From an optimization exercise on the open Yosys and OpenROAD flow, aimed at small area and a short achievable clock period; shortcuts taken in it are not production practice.
In this exercise RTL edits were held to simulation tests only and were not proved equivalent to the original.
Some runs may be left out. An edit can pass the tests and still lose a function that they never use.
Power is estimated from default activity; no workload was simulated.

### Placement by cell class, run 1

Scale: 1 px per um.
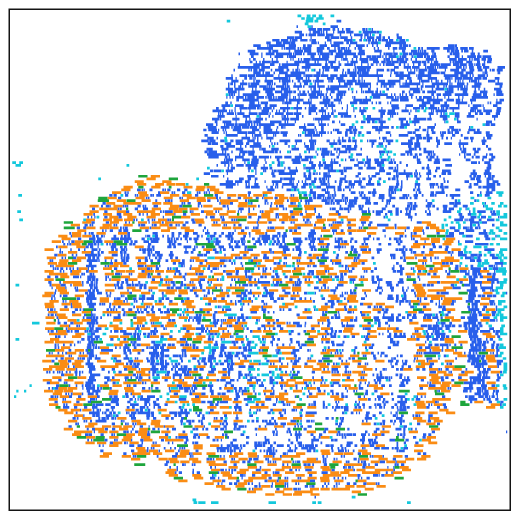
### Wires at chosen ports, followed through buffers, run 1

Scale: 1 px per um.
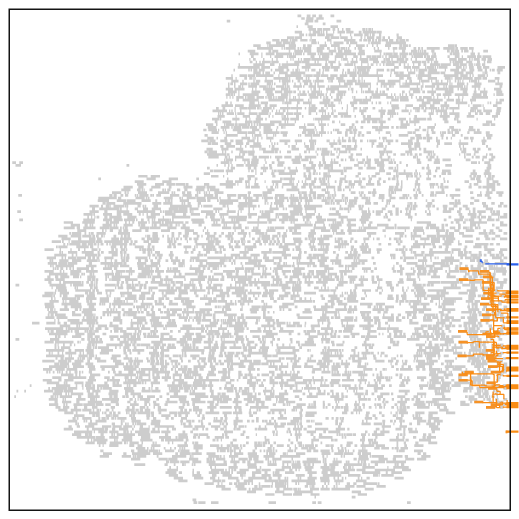
### Signal wires on met2, run 1

Scale: 1 px per um.
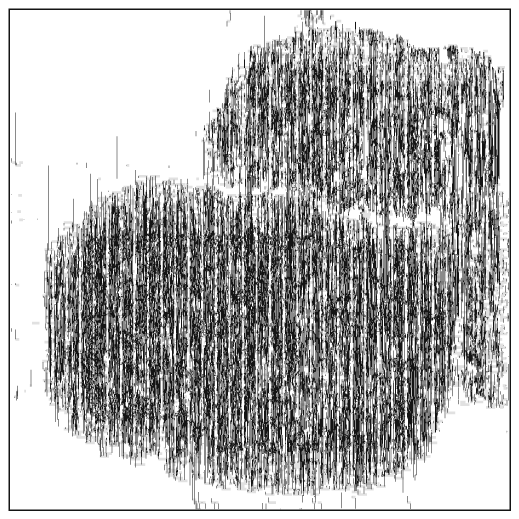
## design.v

```verilog
module Adder (
input  wire [31:0] A ,
input  wire [31:0] B ,
output wire [31:0] C
) ;
assign C = A + B ;
endmodule 
module MUX #(
parameter	M_WIDTH = 32
)(
input	wire sel ,
input	wire [M_WIDTH-1:0] in1 ,
input	wire [M_WIDTH-1:0] in2 ,
output  reg  [M_WIDTH-1:0] out ) ;
always @ (*)
	begin 
		case (sel)
			1'b0 : out = in1 ;
			1'b1 : out = in2 ;
		endcase 
    end
endmodule
module Shift_Left #(
parameter	I_WIDTH = 32
)(
input	wire  [I_WIDTH-1:0] in ,
output  wire  [I_WIDTH-1:0] out  ) ;
assign	out = in << 2;
endmodule
module Sign_Extend (
input  wire [15:0] Instr ,
output reg  [31:0] SignImm
);
wire result ;
assign result = Instr [15] ; 
always @ (*)
	begin
		if (result==1)
			SignImm = {16'hFFFF,Instr} ;
		else 
			SignImm = {16'h0000,Instr} ;
	end
endmodule 
module PC (
input wire CLK ,
input wire RST ,
input wire [31:0] i_PC ,
output reg [31:0] o_pc
);
reg [31:0] reg_pc ;
always @ ( posedge CLK or negedge RST )
	begin
		if (!RST)
			o_pc <= 32'h0000;
		else 
			o_pc <= i_PC ;
	end
endmodule
module ALU (
input	wire [31:0]	SrcA ,
input	wire [31:0]	SrcB ,
input	wire [2:0]	ALUControl ,
output	reg  [31:0]	ALUResult ,
output	wire	    zero
);
wire  [31:0] and_o;
wire  [31:0] or_o;
wire  [31:0] add_o;
wire  [31:0] sub_o;
wire  [31:0] mul_o;
wire SLT_o;
assign and_o = SrcA & SrcB ; 
assign or_o  = SrcA | SrcB ;
assign add_o = SrcA + SrcB ;
assign sub_o = SrcA - SrcB ;
assign mul_o = SrcA * SrcB ;
assign SLT_o = sub_o[31] ;
always @ (*)
	begin
		case (ALUControl)
			3'b000 : ALUResult = and_o;
			3'b001 : ALUResult = or_o;
			3'b010 : ALUResult = add_o;
			3'b100 : ALUResult = sub_o;
			3'b101 : ALUResult = mul_o;
			3'b110 : ALUResult = SLT_o;
			default : ALUResult = 32'd4;
        endcase
    end
assign zero = (ALUResult == 32'h0000);
endmodule 
module Register_File	#(
parameter	WIDTH = 32,
parameter	DEPTH = 100
)(
input	wire	Clk,
input 	wire 	Rst,
input	wire	WE3,
input	wire	[$clog2 (DEPTH)-1:0]	A1,
input	wire	[$clog2 (DEPTH)-1:0]	A2,
input	wire	[$clog2 (DEPTH)-1:0]	A3,
input	wire	[WIDTH-1:0]	WD3,
output	reg		[WIDTH-1:0]	RD1,
output	reg		[WIDTH-1:0]	RD2 	) ;
reg	[WIDTH-1:0]	Reg_File [0:DEPTH-1];
integer i;
always @ (*)
	begin
		RD1 = Reg_File	[A1] ;
		RD2 = Reg_File	[A2];
	end
always @ (posedge Clk or negedge Rst)
	begin
		i=0;
		if (!Rst)
			begin
				for (i=0 ; i < DEPTH;i=i+1)
					begin
						Reg_File [i] <= { (WIDTH) {1'b0} };
					end
			end
		else if (WE3)
			Reg_File[A3] <= WD3;
	end
endmodule
module Control_Unit (
input	wire	[5:0]	Opcode , 
input	wire	[5:0]	Funct  ,
output	reg     [2:0]	ALUControl ,
output	reg     MemtoReg,
output	reg     MemtoWrite,
output	reg     Branch,
output	reg     AluSrc,
output	reg     RegDst,
output	reg     RegWrite,
output	reg     Jump				);
reg [1:0]	ALUOP;
always @ (*)
	begin
		case (Opcode) 
            6'b10_0011 :begin
							Jump=0;
							MemtoWrite=0;
							RegWrite=1'b1;
							RegDst=0;
							AluSrc=1'b1;
							MemtoReg=1'b1;
							Branch=0;
							ALUOP=2'b00;
			            end
			6'b10_1011 :begin
							Jump=0;
							MemtoWrite=1'b1;
							RegWrite=0;
							RegDst=0;
							AluSrc=1'b1;
							MemtoReg=1'b1;
							Branch=0;
							ALUOP=2'b00;
			            end
			6'b00_0000 :begin
							Jump=0;
							MemtoWrite=0;
							RegWrite=1'b1;
							RegDst=1'b1;
							AluSrc=0;
							MemtoReg=0;
							Branch=0;
							ALUOP=2'b10;
			            end
			6'b00_1000 :begin
							Jump=0;
							MemtoWrite=0;
							RegWrite=1'b1;
							RegDst=0;
							AluSrc=1'b1;
							MemtoReg=0;
							Branch=0;
							ALUOP=2'b00;
			            end
			6'b00_0100 :begin
							Jump=0;
							MemtoWrite=0;
							RegWrite=0;
							RegDst=0;
							AluSrc=0;
							MemtoReg=0;
							Branch=1'b1;
							ALUOP=2'b01;
						end
			6'b00_0010 :begin
							Jump=1'b1;
							MemtoWrite=0;
							RegWrite=0;
							RegDst=0;
							AluSrc=0;
							MemtoReg=0;
							Branch=0;
							ALUOP=2'b00;
			            end 
            default :	begin
							Jump=0;
							MemtoWrite=0;
							RegWrite=0;
							RegDst=0;
							AluSrc=0;
							MemtoReg=0;
							Branch=0;
							ALUOP=2'b00;
						end
        endcase
	end
always @ (*)
	begin
		case (ALUOP)
			2'b00 	: ALUControl = 3'b010;
			2'b01 	: ALUControl = 3'b100;
			2'b10 	:	begin
							case (Funct)
								6'b10_0000	:	ALUControl = 3'b010 ;
								6'b10_0010	:	ALUControl = 3'b100 ;
								6'b10_1010	:	ALUControl = 3'b110 ;
								6'b01_1100	:	ALUControl = 3'b101 ;
								default : ALUControl = 3'b010;
							endcase
						end
			default : ALUControl = 3'b010;
		endcase
	end
endmodule 
module Data_Path (
input  wire          Clk_DP,
input  wire          Reset_DP,
input  wire          RegWrite_DP,
input  wire          RegDst_DP,
input  wire          ALUSrc_DP,
input  wire          MemtoReg_DP,
input  wire          PCSrc_DP,
input  wire          Jump_DP,
input  wire  [2:0]   ALUControl_DP,
input  wire  [31:0]  Instr_DP,
input  wire  [31:0]  ReadData_DP,
output wire          Zero_DP,
output wire  [31:0]  PC_DP,
output wire  [31:0]  ALUOut_DP,
output wire  [31:0]  WriteData_DP
);
wire [31:0] RD1_SrcA;
wire [4:0]  Mux1_OUT_A3;
wire [31:0] MUX0_SrcB;
wire [31:0] SignImm_MUX0_Sleft;
wire [31:0] Sleft_Adder0;
wire [31:0] PCBranch;
wire [31:0] PCPlus4;
wire [31:0] PCJump;
wire [27:0] Instr_shift;
wire [27:0] Out_shift0;
wire [31:0] MUX2_OUT;
wire [31:0] MUX3_OUT;
wire [31:0] Result_ReadData;
assign Instr_shift = {2'b00,Instr_DP[25:0]};
assign PCJump = {PCPlus4[31:28],Out_shift0};
Register_File #(.WIDTH(32),.DEPTH(32)) R_File(
	.Clk(Clk_DP),
    .Rst(Reset_DP),
	.WE3(RegWrite_DP),
	.A1 (Instr_DP[25:21]),
	.A2 (Instr_DP[20:16]),
	.A3 (Mux1_OUT_A3),
	.WD3(Result_ReadData),
	.RD1(RD1_SrcA),
	.RD2(WriteData_DP)
);
MUX #(.M_WIDTH(32)) Mux0(
	.sel (ALUSrc_DP) ,
	.in1 (WriteData_DP) ,
	.in2 (SignImm_MUX0_Sleft) ,
	.out (MUX0_SrcB)
);
MUX #(.M_WIDTH(5)) Mux1(
	.sel (RegDst_DP) ,
	.in1 (Instr_DP[20:16]) ,
	.in2 (Instr_DP[15:11]) ,
	.out (Mux1_OUT_A3)
);
MUX #(.M_WIDTH(32)) Mux2(
	.sel (PCSrc_DP) ,
	.in1 (PCPlus4) ,
	.in2 (PCBranch) ,
	.out (MUX2_OUT)
);
MUX #(.M_WIDTH(32)) Mux3(
	.sel (Jump_DP) ,
	.in1 (MUX2_OUT) ,
	.in2 (PCJump) ,
	.out (MUX3_OUT)
);
MUX #(.M_WIDTH(32)) Mux4(
	.sel (MemtoReg_DP) ,
	.in1 (ALUOut_DP) ,
	.in2 (ReadData_DP) ,
	.out (Result_ReadData)
);
ALU  Alu (
	.SrcA(RD1_SrcA),
	.SrcB(MUX0_SrcB),
	.ALUControl(ALUControl_DP),
	.ALUResult(ALUOut_DP),
	.zero(Zero_DP)
);
Sign_Extend S_Extend (
	.Instr(Instr_DP[15:0]),
	.SignImm(SignImm_MUX0_Sleft)
);
Shift_Left #(.I_WIDTH(28)) S_Left0 (
	.in(Instr_shift),
	.out(Out_shift0)
);
Shift_Left #(.I_WIDTH(32)) S_Left1 (
	.in(SignImm_MUX0_Sleft),
	.out(Sleft_Adder0)
);
Adder Add0 (
	.A(Sleft_Adder0),
	.B(PCPlus4),
	.C(PCBranch)
);
Adder Add1 (
	.A(PC_DP),
	.B(32'd4),
	.C(PCPlus4)
);
PC Pc1 (
	.CLK(Clk_DP),
	.RST(Reset_DP),
	.i_PC(MUX3_OUT),
	.o_pc(PC_DP)
);
endmodule
module MIPS_Core (
input  wire          Clk_M,
input  wire          Reset_M,
output wire  [31:0]  PC_M,
input  wire  [31:0]  Instr_M,
output wire          MemWrite_M,
output wire  [31:0]  ALUOut_M,
output wire  [31:0]  WriteData_M,
input  wire  [31:0]  ReadData_M
);
wire MemtoReg_M;
wire Branch_M;
wire ALUSrc_M;
wire Zero_M;
wire PCSrc_M;
wire RegDst_M;
wire RegWrite_M;
wire Jump_M;
wire [2:0] ALUControl_M;
assign PCSrc_M = Zero_M & Branch_M;
Control_Unit C_Unit(
    .Opcode(Instr_M[31:26]) ,
    .Funct(Instr_M[5:0])  ,
    .ALUControl(ALUControl_M) ,
    .MemtoReg(MemtoReg_M),
    .MemtoWrite(MemWrite_M),
    .Branch(Branch_M),
    .AluSrc(ALUSrc_M),
    .RegDst(RegDst_M),
    .RegWrite(RegWrite_M),
    .Jump(Jump_M)
);
Data_Path D_Path(
    .Clk_DP(Clk_M),
    .Reset_DP(Reset_M),
    .RegWrite_DP(RegWrite_M),
    .RegDst_DP(RegDst_M),
    .ALUSrc_DP(ALUSrc_M),
    .MemtoReg_DP(MemtoReg_M),
    .PCSrc_DP(PCSrc_M),
    .Jump_DP(Jump_M),
    .ALUControl_DP(ALUControl_M),
    .Instr_DP(Instr_M),
    .ReadData_DP(ReadData_M),
    .Zero_DP(Zero_M),
    .PC_DP(PC_M),
    .ALUOut_DP(ALUOut_M),
    .WriteData_DP(WriteData_M)
);
endmodule
```

## run.sh

```bash
#!/bin/bash
# synth_recipe.tcl (not shown) runs the flow's synth.tcl, then flattens the netlist and writes it again
# the make line also repeats each setting of config.mk as NAME=value (left out here)
make -C /OpenROAD-flow-scripts/flow DESIGN_CONFIG=/design/flow/config.mk WORK_HOME=/design/flow/orfs CLKGATE_MAP_FILE= SYNTH_SCRIPT=/design/flow/synth_recipe.tcl finish
```

## config.mk

```make
export PLATFORM = sky130hd
export DESIGN_NAME = MIPS_Core
export DESIGN_NICKNAME = MIPS_Core
export VERILOG_FILES = /design/flow/design.v
export SDC_FILE = /design/flow/constraint.sdc
export NUM_CORES = 4
export LEC_CHECK = 0
export CAP_MARGIN = 20
export CORE_MARGIN = 2
export CORE_UTILIZATION = 30
export SLEW_MARGIN = 20
```

## constraint.sdc

```tcl
create_clock -name core_clock -period 22.0 [get_ports {Clk_M}]
set_input_delay 4.4000 -clock core_clock [delete_from_list [all_inputs] [get_ports {Clk_M}]]
set_output_delay 4.4000 -clock core_clock [all_outputs]
set_load 0.01 [all_outputs]
```

==> results.sh, run 1 <==
export IMPL_ctsHoldBuffers=0
export IMPL_slew_headroom=0.0909
export IMPL_crit_top_cell="fa_1"
export IMPL_cp_top_family="adder cells"
export IMPL_cts_root_buf="clkbuf_16"
export IMPL_powerClk_mw=2.07
export IMPL_yosysWarnings=8
export IMPL_crit_required_ns=17.60
export IMPL_fin_crit_ns=21.59
export IMPL_synth_compound_area_frac=0.213
export IMPL_ff2ff_path_depth=37
export IMPL_drt_iter0_markers=13100
export IMPL_setup_violations=0
export IMPL_use_met1=0.437
export IMPL_power_leader="clock"
export IMPL_yosysTopAreaCellShare=0.358
export IMPL_ir_drop_uv=65.4
export IMPL_p_comb_uw=736
export IMPL_p_total_mw=4.83
export IMPL_period_share=0.981
export IMPL_crit_buf_inv=12
export IMPL_io_pins=163
export IMPL_synthMuxAreaShare=0.0168
export IMPL_hold_viol_final=0
export IMPL_dp_hpwl_mm=299
export IMPL_grt_busiest_layer="met2"
export IMPL_postSynthCellCount=8606
export IMPL_synthTopCellsByCount="1530 x nand2_1, 1105 x o21ai_0, 1054 x dfrtp_1"
export IMPL_outcome="timing/DRC/antenna clean"
export IMPL_cpMaxStageDelayCell="a21oi_1"
export IMPL_r2r_start="D_Path.R_File.Reg_File[2][8]"
export IMPL_layoutNonFillerInstCount=12000
Notes on 'Placement by cell class' above:
| class | color | cells | share of their area |
|---|---|---|---|
| flops | orange | 1054 | 33% |
| other buffers and delay cells | cyan | 618 | 6.6% |
| clock drivers and dummy loads | green | 203 | 4.8% |
| combinational and other logic | blue | 6894 | 56% |

Notes on 'Wires at chosen ports, followed through buffers' above:
| port | color | bits | direction | edge | end cells | buffers | wire |
|---|---|---|---|---|---|---|---|
| `MemWrite_M` | blue | 1 | output | right | 1 | 1 | 27.3 um |
| `PC_M` | orange | 32 | output | right | 32 | 30 | 1130 um |

Notes on 'Signal wires on met2' above:
wire length on this layer: 166 mm
main direction: vertical

run 1: registers in the layout (all words and copies together) (netlist names):
| signal | flops |
|---|---|
| D_Path.Pc1.o_pc | 30 |
| D_Path.R_File.Reg_File | 1024 |
run 1: final cells by class:
cell class / instances / area, um2 / share of cell area
diodes: 32 / 80.1 / 0.000940
repair buffers: 618 / 5380 / 0.0631
inverters: 655 / 2460 / 0.0289
well taps: 3202 / 4010 / 0.0470
clock buffers: 156 / 3140 / 0.0368
clock inverters: 47 / 732 / 0.00859
multi-input cells: 6239 / 43100 / 0.505
flip-flops and latches: 1054 / 26400 / 0.309
run 1: through the flow:
stage,cell area (um2),setup WS (ns),utilization
2_1_floorplan,73600,3.72,-
3_3_place_gp,81100,0.766,0.333
3_5_place_dp,81200,0.817,0.333
4_1_cts,85000,0.824,0.349
5_1_grt,85200,0.168,0.349
6_report,85200,0.410,0.350
run 1: worst min-delay path, stage by stage (launching register included):
cell	delay [ns]
dfrtp_1	0.36
nand2_1	0.05
o21ai_0	0.06
### CTS result over the die, run 1

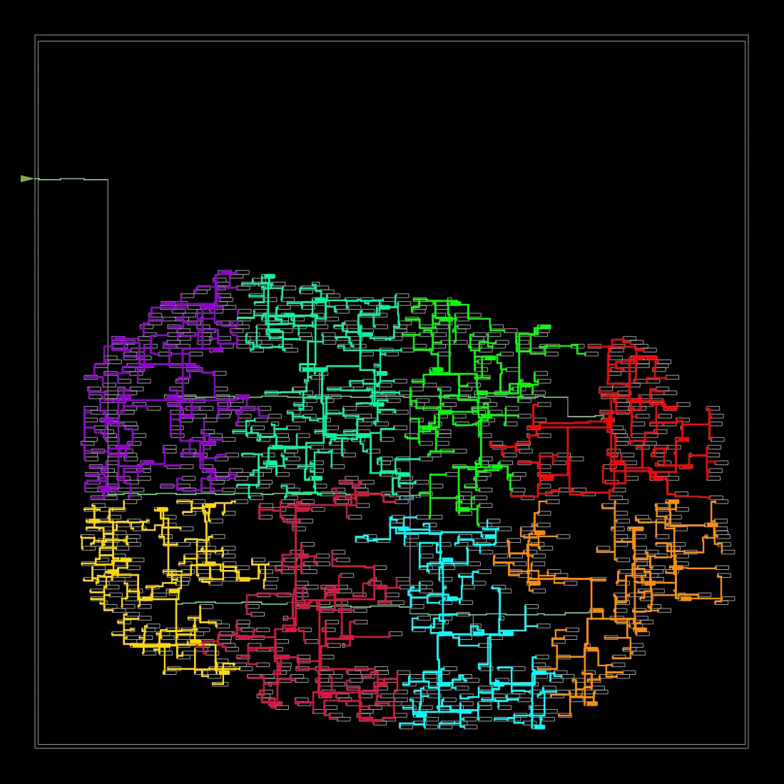

## Run 2: large edit since run 1, in outline
design.v: 389 -> 1521 lines; modules unchanged: 5
  Adder: edited, 7 -> 30 lines
  MUX: edited, 15 -> 9 lines
  AOI222: new, 6 lines
  AOI22: new, 6 lines
  NAND4: new, 6 lines
  NAND3: new, 6 lines
  OR3: new, 6 lines
  FA: new, 7 lines
  HA: new, 7 lines
  BENC: new, 8 lines
  BPP: new, 6 lines
  ALU: edited, 33 -> 14 lines
  Multiplier: new, 553 lines
  RF_Decode: new, 14 lines
  RF_Read: new, 518 lines
  MIPS_Core: edited, 50 -> 75 lines
  removed: Register_File
==> module RF_Decode as of run 2 <==
module RF_Decode (
input  wire [4:0]  A,
input  wire [31:0] V,
output wire [31:0] Sel
);
wire [3:0] lo = 4'd1 << A[1:0];
wire [7:0] hi = 8'd1 << A[4:2];
genvar i;
generate
    for (i = 0; i < 32; i = i + 1) begin : s_
        assign Sel[i] = V[i] & lo[i % 4] & hi[i / 4];
    end
endgenerate
endmodule
==> module HA as of run 2 <==
module HA (
input  wire a, b,
output wire s, co
);
assign s  = a ^ b;
assign co = a & b;
endmodule
==> module ALU as of run 2 <==
module ALU (
input  wire [31:0] SrcA,
input  wire [31:0] SrcB,
input  wire        Sub,
output wire [31:0] Sum,
output wire [31:0] Prod
);
Adder #(.W(32)) AddSub (.A(SrcA), .B(SrcB ^ {32{Sub}}), .Cin(Sub), .C(Sum));
Multiplier Mul (
    .A(SrcB),
    .B(SrcA),
    .P(Prod)
);
endmodule
==> module NAND3 as of run 2 <==
module NAND3 (
input  wire a, b, c,
output wire y
);
assign y = ~(a & b & c);
endmodule
==> module MUX as of run 2 <==
module MUX #(
parameter	M_WIDTH = 32
)(
input	wire sel ,
input	wire [M_WIDTH-1:0] in1 ,
input	wire [M_WIDTH-1:0] in2 ,
output  wire [M_WIDTH-1:0] out ) ;
assign out = sel ? in2 : in1 ;
endmodule
==> module BPP as of run 2 <==
module BPP (
input  wire one, two, neg, a, am,
output wire p
);
assign p = ((one & a) | (two & am)) ^ neg;
endmodule
==> module NAND4 as of run 2 <==
module NAND4 (
input  wire a, b, c, d,
output wire y
);
assign y = ~(a & b & c & d);
endmodule
==> module MIPS_Core as of run 2 <==
module MIPS_Core (
input  wire          Clk_M,
input  wire          Reset_M,
output wire  [31:0]  PC_M,
input  wire  [31:0]  Instr_M,
output wire          MemWrite_M,
output wire  [31:0]  ALUOut_M,
output wire  [31:0]  WriteData_M,
input  wire  [31:0]  ReadData_M
);
wire [5:0]  op    = Instr_M[31:26];
wire [5:0]  funct = Instr_M[5:0];
wire [31:0] simm  = {{16{Instr_M[15]}}, Instr_M[15:0]};
wire is_r    = (op == 6'b00_0000);
wire is_addi = (op == 6'b00_1000);
wire is_lw   = (op == 6'b10_0011);
wire is_sw   = (op == 6'b10_1011);
wire is_beq  = (op == 6'b00_0100);
wire is_j    = (op == 6'b00_0010);
wire f_sub = (funct == 6'b10_0010);
wire f_slt = (funct == 6'b10_1010);
wire f_mul = (funct == 6'b01_1100);
wire        reg_write = is_r | is_addi | is_lw;
wire [4:0]  wr_addr   = is_r ? Instr_M[15:11] : Instr_M[20:16];
wire [31:0] rs_val, rt_val;
wire [31:0] wr_data;
reg [31:0] mem [0:31];
reg [31:0] valid;
always @(posedge Clk_M or negedge Reset_M)
    if (!Reset_M)
        valid <= 32'd0;
    else if (reg_write)
        valid[wr_addr] <= 1'b1;
always @(posedge Clk_M)
    if (reg_write)
        mem[wr_addr] <= wr_data;
wire [1023:0] mem_q;
genvar gi;
generate
    for (gi = 0; gi < 32; gi = gi + 1) begin : q_
        assign mem_q[32*gi +: 32] = mem[gi];
    end
endgenerate
wire [31:0] sel1, sel2;
RF_Decode Dec1 (.A(Instr_M[25:21]), .V(valid), .Sel(sel1));
RF_Decode Dec2 (.A(Instr_M[20:16]), .V(valid), .Sel(sel2));
RF_Read Rd1 (.Q(mem_q), .Sel(sel1), .RD(rs_val));
RF_Read Rd2 (.Q(mem_q), .Sel(sel2), .RD(rt_val));
wire [31:0] addr;
Adder #(.W(32)) AddrAdd (.A(rs_val), .B(simm), .Cin(1'b0), .C(addr));
wire        r_sub = f_sub | f_slt;
wire [31:0] sum, prod;
ALU Alu (
    .SrcA(rs_val),
    .SrcB(rt_val),
    .Sub(r_sub),
    .Sum(sum),
    .Prod(prod)
);
wire [31:0] other = is_lw ? ReadData_M : is_r ? (f_slt ? {31'd0, sum[31]} : sum) : addr;
assign ALUOut_M    = addr;
assign WriteData_M = rt_val;
assign MemWrite_M  = is_sw;
assign wr_data     = (is_r & f_mul) ? prod : other;
reg  [31:0] pc;
wire [31:0] pc4     = pc + 32'd4;
wire [31:0] pc_br   = pc4 + {simm[29:0], 2'b00};
wire        take_br = is_beq & (rs_val == rt_val);
wire [31:0] pc_next = is_j    ? {pc4[31:28], Instr_M[25:0], 2'b00} :
                      take_br ? pc_br : pc4;
always @(posedge Clk_M or negedge Reset_M)
    if (!Reset_M) pc <= 32'd0;
    else          pc <= pc_next;
assign PC_M = pc;
endmodule
==> module AOI222 as of run 2 <==
module AOI222 (
input  wire a0, b0, a1, b1, a2, b2,
output wire y
);
assign y = ~((a0 & b0) | (a1 & b1) | (a2 & b2));
endmodule
==> module AOI22 as of run 2 <==
module AOI22 (
input  wire a0, b0, a1, b1,
output wire y
);
assign y = ~((a0 & b0) | (a1 & b1));
endmodule
==> module FA as of run 2 <==
module FA (
input  wire a, b, c,
output wire s, co
);
assign s  = a ^ b ^ c;
assign co = (a & b) | (a & c) | (b & c);
endmodule
==> module Adder as of run 2 <==
module Adder #(
parameter W = 32
)(
input  wire [W-1:0] A ,
input  wire [W-1:0] B ,
input  wire         Cin ,
output wire [W-1:0] C
) ;
localparam L = $clog2(W);
wire [W-1:0] g [0:L];
wire [W-1:0] p [0:L];
assign g[0] = (A & B) | {{(W-1){1'b0}}, Cin & (A[0] ^ B[0])};
assign p[0] = A ^ B;
genvar l, k;
generate
    for (l = 0; l < L; l = l + 1) begin : lvl
        for (k = 0; k < W; k = k + 1) begin : bit_
            if (((k >> l) & 1) == 1) begin : comb
                localparam integer J = ((k >> l) << l) - 1;
                assign g[l+1][k] = g[l][k] | (p[l][k] & g[l][J]);
                assign p[l+1][k] = p[l][k] & p[l][J];
            end else begin : pass
                assign g[l+1][k] = g[l][k];
                assign p[l+1][k] = p[l][k];
            end
        end
    end
endgenerate
assign C = p[0] ^ {g[L][W-2:0], Cin};
endmodule
==> module BENC as of run 2 <==
module BENC (
input  wire b2, b1, b0,
output wire one, two, neg
);
assign one = b1 ^ b0;
assign two = (b2 & ~b1 & ~b0) | (~b2 & b1 & b0);
assign neg = b2;
endmodule
==> module OR3 as of run 2 <==
module OR3 (
input  wire a, b, c,
output wire y
);
assign y = a | b | c;
endmodule
--- a/config.mk
+++ b/config.mk
@@ -10,2 +10,3 @@
 export CORE_UTILIZATION = 30
 export SLEW_MARGIN = 20
+export SYNTH_HIERARCHICAL = 1
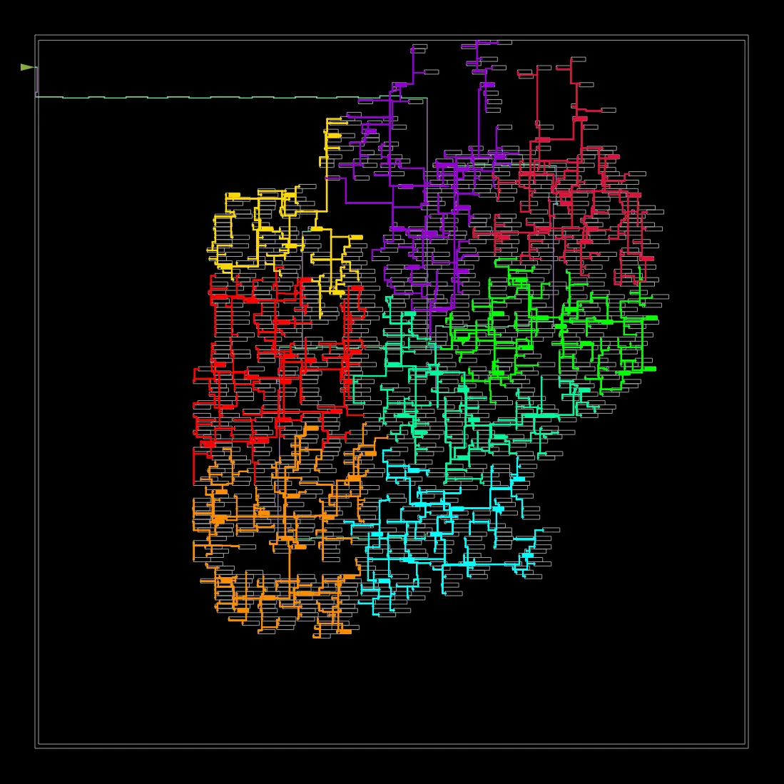
*CTS result over the die, run 2*
clk sinks: 1086
cts bufs inserted: 105
htree depth: 3
FF+latch count: 1086
Root Buffer: clkbuf_16

==> run 2 against run 1 <==
Critical path type unchanged. Utilization grew 0.24 points. Clock skew grew 0.015 ns. Cell count shrank 37%. Register-to-register slack gained 2.2 ns. First-iteration DRC count shrank 24%. Still clean. Largest power group is now registers. Sequential power grew about 20%.
==> results.sh, run 2 <==
export IMPL_outcome="timing/DRC/antenna clean"
export IMPL_regMostFlops="mem"
export IMPL_cpMaxStageDelayCell="clkdlybuf4s50_1"
export IMPL_min_path_type="reg -> reg"
export IMPL_r2r_start="valid[15]"
export IMPL_hold_viol_final=0
export IMPL_synth_top_family_by_area="compound AO/OA/AOI/OAI gates"
export IMPL_slew_headroom=0.173
export IMPL_final_util=0.352
export IMPL_layoutNonFillerInstCount=7527
export IMPL_largest_reg_flops=1024
export IMPL_largestRegisters="mem: 1024 flops, valid: 32 flops, pc: 30 flops"
export IMPL_yosysWarnings=8
export IMPL_synthMuxAreaShare=0.00272
export IMPL_drt_iter0_markers=9910
export IMPL_tightest_slew_ns=1.24
export IMPL_dr_pass1_iters=15
export IMPL_io_pins=163
export IMPL_grt_pass1_wl_mm=358
export IMPL_ff2ff_path_depth=24
export IMPL_vias_per_cell=6.51
export IMPL_tns_ns=0
export IMPL_crit_buf_inv=6
export IMPL_synth_compound_area_frac=0.215
export IMPL_p_total_mw=5.69
export IMPL_synth_adder_area_share=0.102
export IMPL_dr_total_vias=49000
export IMPL_final_max_slew_viol_count=0
export IMPL_ir_drop_uv=65.0
export IMPL_grt_pass1_vias=47900
export IMPL_synthTopCellsByCount="1024 x edfxtp_1, 640 x a222oi_1, 367 x xnor2_1"
export IMPL_drt_total_wl_mm=259
export IMPL_ctsHoldBuffers=0
export IMPL_dp_hpwl_mm=166
export IMPL_postSynthCellCount=4323
export IMPL_cp_top_family="compound AO/OA/AOI/OAI gates"
export IMPL_yosysTopAreaCellShare=0.498
export IMPL_period_share=0.714
export IMPL_crit_required_ns=17.60
export IMPL_cp_arrival_ns=11.32
export IMPL_fin_crit_ns=15.72
export IMPL_setup_violations=0
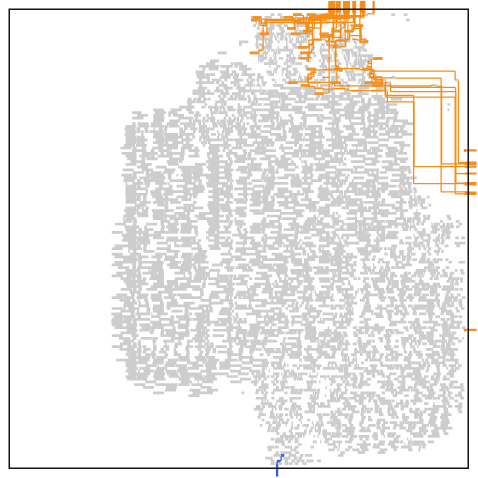
*Wires at chosen ports, followed through buffers, run 2*
Scale: 1 px per um.
| port | color | bits | direction | edge | end cells | buffers | wire |
|---|---|---|---|---|---|---|---|
| `PC_M` | orange | 32 | output | 22 top, 10 right | 32 | 30 | 3540 um |
| `MemWrite_M` | blue | 1 | output | bottom | 1 | 1 | 17.4 um |

## run 2: cell count changes in the layout (fill, tap and decap cells not counted), sizes merged, moves of 362 or more
cell,change
dfrtp,-992
a22oi,-362
nand2,-1377
a222oi,+628
inv,-578
o21ai,-1056
nor2,-388
edfxtp,+1024
## run 2: layer usage
| layer | track usage | share of wire |
|---|---|---|
| met1 | 0.291 | 0.35 |
| met2 | 0.375 | 0.45 |
| met3 | 0.0628 | 0.13 |
| met4 | 0.144 | 0.072 |
| met5 | 0 | 0.00011 |
## run 2: through the flow
stage	worst slack [ns]	area, um2
after floorplan	7.91	61800
after global placement	6.38	68600
after detailed placement	6.40	68600
after CTS	6.40	72000
after global routing	6.19	72000
final	6.28	72000
## run 2: layout make-up
cell class,count,area [um2]
Timing Repair Buffer,379,3240
Multi-Input combinational cell,3107,29400
Sequential cell,1086,32300
Antenna cell,8,20.0
Clock buffer,132,2750
Fill cell,19500,133000
Clock inverter,61,687
Tap cell,2688,3360
Inverter,66,248
## run 2: power by group
group	internal [mW]	switching [mW]	total (mW)
Combinational	0.519	0.919	1.44
Clock	1.00	0.823	1.82
Sequential	2.37	0.0549	2.43
Total	3.89	1.80	5.69

separate check: timing with driven ports:
How much do the figures lean on ideal ports? The routed layouts below were timed once more, with nothing changed but the port constraints.
Step 1: set_driving_cell puts a clkbuf_16 on Clk_M and a buf_2 on each other input, an assumption about the parent block.
Step 2 moves the port delays by t, midway between the first and last clock arrival at a register: inputs arrive t later, outputs are due t later. That takes back most of the time a late clock gives input paths.
a / b / c = ideal ports / drivers / drivers and shift; a / b = the first two.
run	t (ns)	slack for setup (ns)	clock arrival spread, ns	worst data-port slew with drivers (ns)
run 1	0.895	0.410 / 0.353 / 0.353	0.050 / 0.049	0.15
run 2	0.819	6.284 / 6.260 / 6.260	0.066 / 0.065	0.08
After both steps setup and hold are still met in every run listed. The setup slack of run 1, which loses most, moves by -0.057 ns with the drivers and by -0.057 ns with both steps.
